Background: an optimization exercise with open tools, aiming at small area and a short achievable clock period. Do not read the settings as production practice.
For this run, only the layout was checked, not whether the RTL still works.

### Routed clock nets over the placement

Drawn at 1 px/µm.
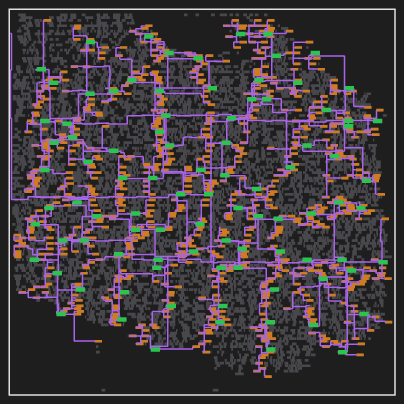
### M3 wires

Drawn at 1 px/µm.
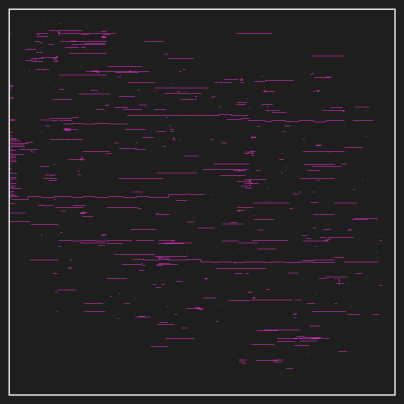
### Routed metal per tile

Drawn at 1 px/µm. 38 x 38 tiles, from dark purple (low) to yellow (high), scaled to the fullest tile. Values are wire area over tile area, all layers added.
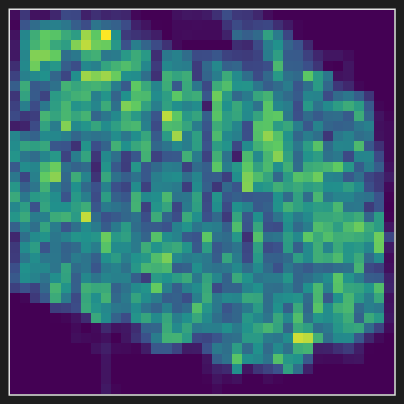
--- design/flow/config.mk ---
export PLATFORM = sky130hd
export DESIGN_NAME = cordic_stage
export DESIGN_NICKNAME = cordic_stage
export VERILOG_FILES = /design/flow/design.v
export SDC_FILE = /design/flow/constraint.sdc
export NUM_CORES = 4
export LEC_CHECK = 0
export CAP_MARGIN = 20
export CORE_MARGIN = 2
export CORE_UTILIZATION = 40
export SLEW_MARGIN = 20
--- design/flow/constraint.sdc ---
create_clock -name core_clock -period 3.65 [get_ports {clk}]
set_input_delay 0.7300 -clock core_clock [delete_from_list [all_inputs] [get_ports {clk}]]
set_output_delay 0.7300 -clock core_clock [all_outputs]
set_load 0.01 [all_outputs]
--- design/flow/design.v ---
`timescale 1ns / 1ps
module cordic_stage (clk, reset, X_i, Y_i, Z_i, X_O, Y_O, Z_O);
  input clk;
  input reset;
  input  signed [15:0] X_i;
  input  signed [15:0] Y_i;
  input  signed [15:0] Z_i;
  output signed [15:0] X_O;
  output signed [15:0] Y_O;
  output signed [15:0] Z_O;
wire signed [15:0] as_O_asx_w_st1, as_O_asy_w_st1, as_O_asz_w_st1; 
wire signed [15:0] X_w_st1_st2, Y_w_st1_st2, Z_w_st1_st2;
wire signed [15:0] mux_z_st1_out;
wire dff_st1_out, xor_st1;
xor xor_gate(xor_st1, Z_i[15], Z_i[14]);
mux_2to1 mux_st1(.in0(Z_i), .in1({{2{Z_i[14]}}, {Z_i[13:0]}}), .sel(xor_st1), .out(mux_z_st1_out));
dff dff_st1(.in(xor_st1), .out(dff_st1_out), .clk(clk), .reset(reset));
add_sub asx_st1(.as_in1(X_i), .as_in2(Y_i), .as_control(~(mux_z_st1_out[15])), .as_out(as_O_asx_w_st1));
reg16b  reg16bxout_st1(.reg_in(as_O_asx_w_st1), .reg_out(X_w_st1_st2), .clk(clk), .reset(reset));
add_sub asy_st1(.as_in1(Y_i), .as_in2(X_i), .as_control(mux_z_st1_out[15]), .as_out(as_O_asy_w_st1));
reg16b  reg16byout_st1(.reg_in(as_O_asy_w_st1), .reg_out(Y_w_st1_st2), .clk(clk), .reset(reset));
add_sub asz_st1(.as_in1(mux_z_st1_out), .as_in2(16'h2000), .as_control(~(mux_z_st1_out[15])), .as_out(as_O_asz_w_st1));
reg16b  reg16bzout_st1(.reg_in(as_O_asz_w_st1), .reg_out(Z_w_st1_st2), .clk(clk), .reset(reset));
wire signed [15:0] as_O_asx_w_st2, as_O_asy_w_st2, as_O_asz_w_st2, X_w_st2_st3, Y_w_st2_st3, Z_w_st2_st3;
wire dff_st2_out;
dff dff_st2(.in(dff_st1_out), .out(dff_st2_out), .clk(clk), .reset(reset));
add_sub asx_st2(.as_in1(X_w_st1_st2), .as_in2(Y_w_st1_st2 >>> 1), .as_control(~(Z_w_st1_st2[15])), .as_out(as_O_asx_w_st2));
reg16b  reg16bxout_st2(.reg_in(as_O_asx_w_st2), .reg_out(X_w_st2_st3), .clk(clk), .reset(reset));
add_sub asy_st2(.as_in1(Y_w_st1_st2), .as_in2(X_w_st1_st2 >>> 1), .as_control(Z_w_st1_st2[15]), .as_out(as_O_asy_w_st2));
reg16b  reg16byout_st2(.reg_in(as_O_asy_w_st2), .reg_out(Y_w_st2_st3), .clk(clk), .reset(reset));
add_sub asz_st2(.as_in1(Z_w_st1_st2), .as_in2(16'h12E4), .as_control(~(Z_w_st1_st2[15])), .as_out(as_O_asz_w_st2));
reg16b  reg16bzout_st2(.reg_in(as_O_asz_w_st2), .reg_out(Z_w_st2_st3), .clk(clk), .reset(reset));
wire signed [15:0] as_O_asx_w_st3, as_O_asy_w_st3, as_O_asz_w_st3, X_w_st3_st4, Y_w_st3_st4, Z_w_st3_st4;
wire dff_st3_out;
dff dff_st3(.in(dff_st2_out), .out(dff_st3_out), .clk(clk), .reset(reset));
add_sub asx_st3(.as_in1(X_w_st2_st3), .as_in2(Y_w_st2_st3 >>> 2), .as_control(~(Z_w_st2_st3[15])), .as_out(as_O_asx_w_st3));
reg16b  reg16bxout_st3(.reg_in(as_O_asx_w_st3), .reg_out(X_w_st3_st4), .clk(clk), .reset(reset));
add_sub asy_st3(.as_in1(Y_w_st2_st3), .as_in2(X_w_st2_st3 >>> 2), .as_control(Z_w_st2_st3[15]), .as_out(as_O_asy_w_st3));
reg16b  reg16byout_st3(.reg_in(as_O_asy_w_st3), .reg_out(Y_w_st3_st4), .clk(clk), .reset(reset));
add_sub asz_st3(.as_in1(Z_w_st2_st3), .as_in2(16'h09FB), .as_control(~(Z_w_st2_st3[15])), .as_out(as_O_asz_w_st3));
reg16b  reg16bzout_st3(.reg_in(as_O_asz_w_st3), .reg_out(Z_w_st3_st4), .clk(clk), .reset(reset));
wire signed [15:0] as_O_asx_w_st4, as_O_asy_w_st4, as_O_asz_w_st4, X_w_st4_st5, Y_w_st4_st5, Z_w_st4_st5;
wire dff_st4_out;
dff dff_st4(.in(dff_st3_out), .out(dff_st4_out), .clk(clk), .reset(reset));
add_sub asx_st4(.as_in1(X_w_st3_st4), .as_in2(Y_w_st3_st4 >>> 3), .as_control(~(Z_w_st3_st4[15])), .as_out(as_O_asx_w_st4));
reg16b  reg16bxout_st4(.reg_in(as_O_asx_w_st4), .reg_out(X_w_st4_st5), .clk(clk), .reset(reset));
add_sub asy_st4(.as_in1(Y_w_st3_st4), .as_in2(X_w_st3_st4 >>> 3), .as_control(Z_w_st3_st4[15]), .as_out(as_O_asy_w_st4));
reg16b  reg16byout_st4(.reg_in(as_O_asy_w_st4), .reg_out(Y_w_st4_st5), .clk(clk), .reset(reset));
add_sub asz_st4(.as_in1(Z_w_st3_st4), .as_in2(16'h0511), .as_control(~(Z_w_st3_st4[15])), .as_out(as_O_asz_w_st4));
reg16b  reg16bzout_st4(.reg_in(as_O_asz_w_st4), .reg_out(Z_w_st4_st5), .clk(clk), .reset(reset));
wire signed [15:0] as_O_asx_w_st5, as_O_asy_w_st5, as_O_asz_w_st5, X_w_st5_st6, Y_w_st5_st6, Z_w_st5_st6;
wire dff_st5_out;
dff dff_st5(.in(dff_st4_out), .out(dff_st5_out), .clk(clk), .reset(reset));
add_sub asx_st5(.as_in1(X_w_st4_st5), .as_in2(Y_w_st4_st5 >>> 4), .as_control(~(Z_w_st4_st5[15])), .as_out(as_O_asx_w_st5));
reg16b  reg16bxout_st5(.reg_in(as_O_asx_w_st5), .reg_out(X_w_st5_st6), .clk(clk), .reset(reset));
add_sub asy_st5(.as_in1(Y_w_st4_st5), .as_in2(X_w_st4_st5 >>> 4), .as_control(Z_w_st4_st5[15]), .as_out(as_O_asy_w_st5));
reg16b  reg16byout_st5(.reg_in(as_O_asy_w_st5), .reg_out(Y_w_st5_st6), .clk(clk), .reset(reset));
add_sub asz_st5(.as_in1(Z_w_st4_st5), .as_in2(16'h028B), .as_control(~(Z_w_st4_st5[15])), .as_out(as_O_asz_w_st5));
reg16b  reg16bzout_st5(.reg_in(as_O_asz_w_st5), .reg_out(Z_w_st5_st6), .clk(clk), .reset(reset));
wire signed [15:0] as_O_asx_w_st6, as_O_asy_w_st6, as_O_asz_w_st6, X_w_st6_st7, Y_w_st6_st7, Z_w_st6_st7;
wire dff_st6_out;
dff dff_st6(.in(dff_st5_out), .out(dff_st6_out), .clk(clk), .reset(reset));
add_sub asx_st6(.as_in1(X_w_st5_st6), .as_in2(Y_w_st5_st6 >>> 5), .as_control(~(Z_w_st5_st6[15])), .as_out(as_O_asx_w_st6));
reg16b  reg16bxout_st6(.reg_in(as_O_asx_w_st6), .reg_out(X_w_st6_st7), .clk(clk), .reset(reset));
add_sub asy_st6(.as_in1(Y_w_st5_st6), .as_in2(X_w_st5_st6 >>> 5), .as_control(Z_w_st5_st6[15]), .as_out(as_O_asy_w_st6));
reg16b  reg16byout_st6(.reg_in(as_O_asy_w_st6), .reg_out(Y_w_st6_st7), .clk(clk), .reset(reset));
add_sub asz_st6(.as_in1(Z_w_st5_st6), .as_in2(16'h0146), .as_control(~(Z_w_st5_st6[15])), .as_out(as_O_asz_w_st6));
reg16b  reg16bzout_st6(.reg_in(as_O_asz_w_st6), .reg_out(Z_w_st6_st7), .clk(clk), .reset(reset));
wire signed [15:0] as_O_asx_w_st7, as_O_asy_w_st7, as_O_asz_w_st7, X_w_st7_st8, Y_w_st7_st8, Z_w_st7_st8;
wire dff_st7_out;
dff dff_st7(.in(dff_st6_out), .out(dff_st7_out), .clk(clk), .reset(reset));
add_sub asx_st7(.as_in1(X_w_st6_st7), .as_in2(Y_w_st6_st7 >>> 6), .as_control(~(Z_w_st6_st7[15])), .as_out(as_O_asx_w_st7));
reg16b  reg16bxout_st7(.reg_in(as_O_asx_w_st7), .reg_out(X_w_st7_st8), .clk(clk), .reset(reset));
add_sub asy_st7(.as_in1(Y_w_st6_st7), .as_in2(X_w_st6_st7 >>> 6), .as_control(Z_w_st6_st7[15]), .as_out(as_O_asy_w_st7));
reg16b  reg16byout_st7(.reg_in(as_O_asy_w_st7), .reg_out(Y_w_st7_st8), .clk(clk), .reset(reset));
add_sub asz_st7(.as_in1(Z_w_st6_st7), .as_in2(16'h00A3), .as_control(~(Z_w_st6_st7[15])), .as_out(as_O_asz_w_st7));
reg16b  reg16bzout_st7(.reg_in(as_O_asz_w_st7), .reg_out(Z_w_st7_st8), .clk(clk), .reset(reset));
wire signed [15:0] as_O_asx_w_st8, as_O_asy_w_st8, as_O_asz_w_st8, X_w_st8_st9, Y_w_st8_st9, Z_w_st8_st9;
wire dff_st8_out;
dff dff_st8(.in(dff_st7_out), .out(dff_st8_out), .clk(clk), .reset(reset));
add_sub asx_st8(.as_in1(X_w_st7_st8), .as_in2(Y_w_st7_st8 >>> 7), .as_control(~(Z_w_st7_st8[15])), .as_out(as_O_asx_w_st8));
reg16b  reg16bxout_st8(.reg_in(as_O_asx_w_st8), .reg_out(X_w_st8_st9), .clk(clk), .reset(reset));
add_sub asy_st8(.as_in1(Y_w_st7_st8), .as_in2(X_w_st7_st8 >>> 7), .as_control(Z_w_st7_st8[15]), .as_out(as_O_asy_w_st8));
reg16b  reg16byout_st8(.reg_in(as_O_asy_w_st8), .reg_out(Y_w_st8_st9), .clk(clk), .reset(reset));
add_sub asz_st8(.as_in1(Z_w_st7_st8), .as_in2(16'h0051), .as_control(~(Z_w_st7_st8[15])), .as_out(as_O_asz_w_st8));
reg16b  reg16bzout_st8(.reg_in(as_O_asz_w_st8), .reg_out(Z_w_st8_st9), .clk(clk), .reset(reset));
wire signed [15:0] as_O_asx_w_st9, as_O_asy_w_st9, as_O_asz_w_st9, X_w_st9_st10, Y_w_st9_st10, Z_w_st9_st10;
wire dff_st9_out;
dff dff_st9(.in(dff_st8_out), .out(dff_st9_out), .clk(clk), .reset(reset));
add_sub asx_st9(.as_in1(X_w_st8_st9), .as_in2(Y_w_st8_st9 >>> 8), .as_control(~(Z_w_st8_st9[15])), .as_out(as_O_asx_w_st9));
reg16b  reg16bxout_st9(.reg_in(as_O_asx_w_st9), .reg_out(X_w_st9_st10), .clk(clk), .reset(reset));
add_sub asy_st9(.as_in1(Y_w_st8_st9), .as_in2(X_w_st8_st9 >>> 8), .as_control(Z_w_st8_st9[15]), .as_out(as_O_asy_w_st9));
reg16b  reg16byout_st9(.reg_in(as_O_asy_w_st9), .reg_out(Y_w_st9_st10), .clk(clk), .reset(reset));
add_sub asz_st9(.as_in1(Z_w_st8_st9), .as_in2(16'h0029), .as_control(~(Z_w_st8_st9[15])), .as_out(as_O_asz_w_st9));
reg16b  reg16bzout_st9(.reg_in(as_O_asz_w_st9), .reg_out(Z_w_st9_st10), .clk(clk), .reset(reset));
wire signed [15:0] as_O_asx_w_st10, as_O_asy_w_st10, as_O_asz_w_st10, X_w_st10_st11, Y_w_st10_st11, Z_w_st10_st11;
wire dff_st10_out;
dff dff_st10(.in(dff_st9_out), .out(dff_st10_out), .clk(clk), .reset(reset));
add_sub asx_st10(.as_in1(X_w_st9_st10), .as_in2(Y_w_st9_st10 >>> 9), .as_control(~(Z_w_st9_st10[15])), .as_out(as_O_asx_w_st10));
reg16b  reg16bxout_st10(.reg_in(as_O_asx_w_st10), .reg_out(X_w_st10_st11), .clk(clk), .reset(reset));
add_sub asy_st10(.as_in1(Y_w_st9_st10), .as_in2(X_w_st9_st10 >>> 9), .as_control(Z_w_st9_st10[15]), .as_out(as_O_asy_w_st10));
reg16b  reg16byout_st10(.reg_in(as_O_asy_w_st10), .reg_out(Y_w_st10_st11), .clk(clk), .reset(reset));
add_sub asz_st10(.as_in1(Z_w_st9_st10), .as_in2(16'h0014), .as_control(~(Z_w_st9_st10[15])), .as_out(as_O_asz_w_st10));
reg16b  reg16bzout_st10(.reg_in(as_O_asz_w_st10), .reg_out(Z_w_st10_st11), .clk(clk), .reset(reset));
wire signed [15:0] as_O_asx_w_st11, as_O_asy_w_st11, as_O_asz_w_st11, X_w_st11_st12, Y_w_st11_st12, Z_w_st11_st12;
wire dff_st11_out;
dff dff_st11(.in(dff_st10_out), .out(dff_st11_out), .clk(clk), .reset(reset));
add_sub asx_st11(.as_in1(X_w_st10_st11), .as_in2(Y_w_st10_st11 >>> 10), .as_control(~(Z_w_st10_st11[15])), .as_out(as_O_asx_w_st11));
reg16b  reg16bxout_st11(.reg_in(as_O_asx_w_st11), .reg_out(X_w_st11_st12), .clk(clk), .reset(reset));
add_sub asy_st11(.as_in1(Y_w_st10_st11), .as_in2(X_w_st10_st11 >>> 10), .as_control(Z_w_st10_st11[15]), .as_out(as_O_asy_w_st11));
reg16b  reg16byout_st11(.reg_in(as_O_asy_w_st11), .reg_out(Y_w_st11_st12), .clk(clk), .reset(reset));
add_sub asz_st11(.as_in1(Z_w_st10_st11), .as_in2(16'h000A), .as_control(~(Z_w_st10_st11[15])), .as_out(as_O_asz_w_st11));
reg16b  reg16bzout_st11(.reg_in(as_O_asz_w_st11), .reg_out(Z_w_st11_st12), .clk(clk), .reset(reset));
wire signed [15:0] as_O_asx_w_st12, as_O_asy_w_st12, as_O_asz_w_st12, X_w_st12_st13, Y_w_st12_st13, Z_w_st12_st13;
wire dff_st12_out;
dff dff_st12(.in(dff_st11_out), .out(dff_st12_out), .clk(clk), .reset(reset));
add_sub asx_st12(.as_in1(X_w_st11_st12), .as_in2(Y_w_st11_st12 >>> 11), .as_control(~(Z_w_st11_st12[15])), .as_out(as_O_asx_w_st12));
reg16b  reg16bxout_st12(.reg_in(as_O_asx_w_st12), .reg_out(X_w_st12_st13), .clk(clk), .reset(reset));
add_sub asy_st12(.as_in1(Y_w_st11_st12), .as_in2(X_w_st11_st12 >>> 11), .as_control(Z_w_st11_st12[15]), .as_out(as_O_asy_w_st12));
reg16b  reg16byout_st12(.reg_in(as_O_asy_w_st12), .reg_out(Y_w_st12_st13), .clk(clk), .reset(reset));
add_sub asz_st12(.as_in1(Z_w_st11_st12), .as_in2(16'h0005), .as_control(~(Z_w_st11_st12[15])), .as_out(as_O_asz_w_st12));
reg16b  reg16bzout_st12(.reg_in(as_O_asz_w_st12), .reg_out(Z_w_st12_st13), .clk(clk), .reset(reset));
wire signed [15:0] as_O_asx_w_st13, as_O_asy_w_st13, as_O_asz_w_st13, X_w_st13_st14, Y_w_st13_st14, Z_w_st13_st14;
wire dff_st13_out;
dff dff_st13(.in(dff_st12_out), .out(dff_st13_out), .clk(clk), .reset(reset));
add_sub asx_st13(.as_in1(X_w_st12_st13), .as_in2(Y_w_st12_st13 >>> 12), .as_control(~(Z_w_st12_st13[15])), .as_out(as_O_asx_w_st13));
reg16b  reg16bxout_st13(.reg_in(as_O_asx_w_st13), .reg_out(X_w_st13_st14), .clk(clk), .reset(reset));
add_sub asy_st13(.as_in1(Y_w_st12_st13), .as_in2(X_w_st12_st13 >>> 12), .as_control(Z_w_st12_st13[15]), .as_out(as_O_asy_w_st13));
reg16b  reg16byout_st13(.reg_in(as_O_asy_w_st13), .reg_out(Y_w_st13_st14), .clk(clk), .reset(reset));
add_sub asz_st13(.as_in1(Z_w_st12_st13), .as_in2(16'h0003), .as_control(~(Z_w_st12_st13[15])), .as_out(as_O_asz_w_st13));
reg16b  reg16bzout_st13(.reg_in(as_O_asz_w_st13), .reg_out(Z_w_st13_st14), .clk(clk), .reset(reset));
wire signed [15:0] as_O_asx_w_st14, as_O_asy_w_st14, as_O_asz_w_st14, X_w_st14_st15, Y_w_st14_st15, Z_w_st14_st15;
wire dff_st14_out;
dff dff_st14(.in(dff_st13_out), .out(dff_st14_out), .clk(clk), .reset(reset));
add_sub asx_st14(.as_in1(X_w_st13_st14), .as_in2(Y_w_st13_st14 >>> 13), .as_control(~(Z_w_st13_st14[15])), .as_out(as_O_asx_w_st14));
reg16b  reg16bxout_st14(.reg_in(as_O_asx_w_st14), .reg_out(X_w_st14_st15), .clk(clk), .reset(reset));
add_sub asy_st14(.as_in1(Y_w_st13_st14), .as_in2(X_w_st13_st14 >>> 13), .as_control(Z_w_st13_st14[15]), .as_out(as_O_asy_w_st14));
reg16b  reg16byout_st14(.reg_in(as_O_asy_w_st14), .reg_out(Y_w_st14_st15), .clk(clk), .reset(reset));
add_sub asz_st14(.as_in1(Z_w_st13_st14), .as_in2(16'h0001), .as_control(~(Z_w_st13_st14[15])), .as_out(as_O_asz_w_st14));
reg16b  reg16bzout_st14(.reg_in(as_O_asz_w_st14), .reg_out(Z_w_st14_st15), .clk(clk), .reset(reset));
wire signed [15:0] as_O_asx_w_st15, as_O_asy_w_st15, as_O_asz_w_st15, X_w_st15_st16, Y_w_st15_st16, Z_w_st15_st16;
wire dff_st15_out;
dff dff_st15(.in(dff_st14_out), .out(dff_st15_out), .clk(clk), .reset(reset));
add_sub asx_st15(.as_in1(X_w_st14_st15), .as_in2(Y_w_st14_st15 >>> 14), .as_control(~(Z_w_st14_st15[15])), .as_out(as_O_asx_w_st15));
reg16b  reg16bxout_st15(.reg_in(as_O_asx_w_st15), .reg_out(X_w_st15_st16), .clk(clk), .reset(reset));
add_sub asy_st15(.as_in1(Y_w_st14_st15), .as_in2(X_w_st14_st15 >>> 14), .as_control(Z_w_st14_st15[15]), .as_out(as_O_asy_w_st15));
reg16b  reg16byout_st15(.reg_in(as_O_asy_w_st15), .reg_out(Y_w_st15_st16), .clk(clk), .reset(reset));
add_sub asz_st15(.as_in1(Z_w_st14_st15), .as_in2(16'h0001), .as_control(~(Z_w_st14_st15[15])), .as_out(as_O_asz_w_st15));
reg16b  reg16bzout_st15(.reg_in(as_O_asz_w_st15), .reg_out(Z_w_st15_st16), .clk(clk), .reset(reset));
wire signed [15:0] as_O_asx_w_st16, as_O_asy_w_st16, as_O_asz_w_st16, X_w_st16_st17, Y_w_st16_st17, Z_w_st16_st17;
wire dff_st16_out;
dff dff_st16(.in(dff_st15_out), .out(dff_st16_out), .clk(clk), .reset(reset));
add_sub asx_st16(.as_in1(X_w_st15_st16), .as_in2(Y_w_st15_st16 >>> 15), .as_control(~(Z_w_st15_st16[15])), .as_out(as_O_asx_w_st16));
reg16b  reg16bxout_st16(.reg_in(as_O_asx_w_st16), .reg_out(X_w_st16_st17), .clk(clk), .reset(reset));
add_sub asy_st16(.as_in1(Y_w_st15_st16), .as_in2(X_w_st15_st16 >>> 15), .as_control(Z_w_st15_st16[15]), .as_out(as_O_asy_w_st16));
reg16b  reg16byout_st16(.reg_in(as_O_asy_w_st16), .reg_out(Y_w_st16_st17), .clk(clk), .reset(reset));
add_sub asz_st16(.as_in1(Z_w_st15_st16), .as_in2(16'h0000), .as_control(~(Z_w_st15_st16[15])), .as_out(as_O_asz_w_st16));
reg16b  reg16bzout_st16(.reg_in(as_O_asz_w_st16), .reg_out(Z_O), .clk(clk), .reset(reset));
mux_2to1 mux_x_st17(.in0(X_w_st16_st17), .in1(-X_w_st16_st17), .sel(dff_st16_out), .out(X_O));
mux_2to1 mux_y_st17(.in0(Y_w_st16_st17), .in1(-Y_w_st16_st17), .sel(dff_st16_out), .out(Y_O));
endmodule
module reg16b(reg_in, reg_out, clk, reset);
input clk, reset;
input signed [15:0] reg_in;
output reg signed [15:0] reg_out;
always @(posedge clk)
begin
    if (reset)
      reg_out <= 16'sd0;
    else
      reg_out <= reg_in;     
end
endmodule  
module add_sub(as_in1, as_in2,as_control, as_out);
input signed [15:0] as_in1, as_in2;
input as_control;
output reg signed [15:0] as_out;
always @(*)
begin
  if (as_control)
    as_out = as_in1 - as_in2;
  else
    as_out = as_in1 + as_in2;
end
endmodule
module mux_2to1(in0, in1, sel, out);
input signed [15:0] in0, in1;
input sel;
output reg signed [15:0] out;
always @(*)
begin
    if(sel)
        out = in1;
    else
        out = in0;
end
endmodule
module dff(in, out, clk, reset);
input in, clk, reset;
output reg out;
always @(posedge clk)
    begin
        if(reset)
            out <= 0;
        else
            out <= in;
    end
endmodule
--- design/flow/run.sh ---
#!/bin/bash
# synth_recipe.tcl (not shown) runs the flow's synth.tcl, then flattens the netlist and writes it again
# the make line also repeats each setting of config.mk as NAME=value (left out here)
make -C /OpenROAD-flow-scripts/flow DESIGN_CONFIG=/design/flow/config.mk WORK_HOME=/design/flow/orfs CLKGATE_MAP_FILE= SYNTH_SCRIPT=/design/flow/synth_recipe.tcl finish
==> out/qor.txt <==
Status: timing/DRC/antenna clean
Synthesis Warnings: 4
CP Capture Type: output pin
Fin crit share: 0.966
Vias per cell: 5.39
1st-iter DRT viols: 2642
Root Driver: clkbuf_16
Initial Util: 0.403
Clock buffer depth: 3
Hold path cells: 2
Area taken by multi-input logic gates: 40300 µm²
RR Endpoint: reg16byout_st3.reg_out[15]
Mapped Cells: 6961
Num Clock Sinks: 783
Fin util: 0.451
Crit path launch: reg16bxout_st16.reg_out[8]
Hold Path Origin: reset
Die Footprint: 148000 µm²
Worst R2R Path Depth: 12
Inverters: 333
Tap Count: 1903
Synthesized Nets: 7832
Clk tree area frac: 0.0506
GR Util met2: 0.331
Share of cells above drive strength 1: 0.0575
Min-delay worst type: input port to flip-flop
I/O pin total: 98
M1 WL: 73400 µm
Slowest CP cell: clkdlybuf4s50_1
Seq area share: 0.242
Top Usage Layer GRT: met2
Maxcap violations: 0
# diodes: 0
Post-Synth XOR/XNOR Area: 0.0916
Multi-Input Combinational: 5661
Vias in the first global route: 46.9k
Router iterations before antenna repair: 16
Notes on 'Routed clock nets over the placement' above:
orange -> flip-flops  # count 783
green -> cells driving clock nets  # count 93
purple -> clock wires  # length 11500 µm
routed clock nets = 94
Worst-Skew Late Latency: 0.71 ns

Notes on 'M3 wires' above:
main direction = horizontal
share of all routed wire = 3.5%
wire length on this layer = 5160 µm
routed wire length: 150000 µm
Via Count: 48.9k
met3 GRT Util: 0.0252

Notes on 'Routed metal per tile' above:
fullest tile = 0.46
tiles over half the peak = 28%
emptiest ninth of the die = bottom left
mean over tiles = 0.16
nearly empty tiles = 16%
routed wire length per instance: 16.5 µm
GRT Util Overall: 0.199

[port drivers added, routing unchanged]
No port has a modelled driver above. Below, the same layout with a new extraction and two added sets of constraints. Step 1: set_driving_cell puts a clkbuf_16 on clk and a buf_2 on each other input, an assumption about the parent block. Step 2 also shifts input and output timing later by t, the mid clock arrival at the registers, as if the neighbouring blocks saw the same clock. Three values: no drivers, after step 1, after step 2; two values: the first two.
shift t [ns]: 0.766
setup slack, ns: 0.123 / 0.047 / 0.141
slew at the worst register clock pin (ns): 0.07 / 0.07
worst data-port slew with drivers (ns): 0.05
After both steps setup and hold are still met in this run. The setup slack of this run moves by -0.076 ns with the drivers and by +0.018 ns with both steps.
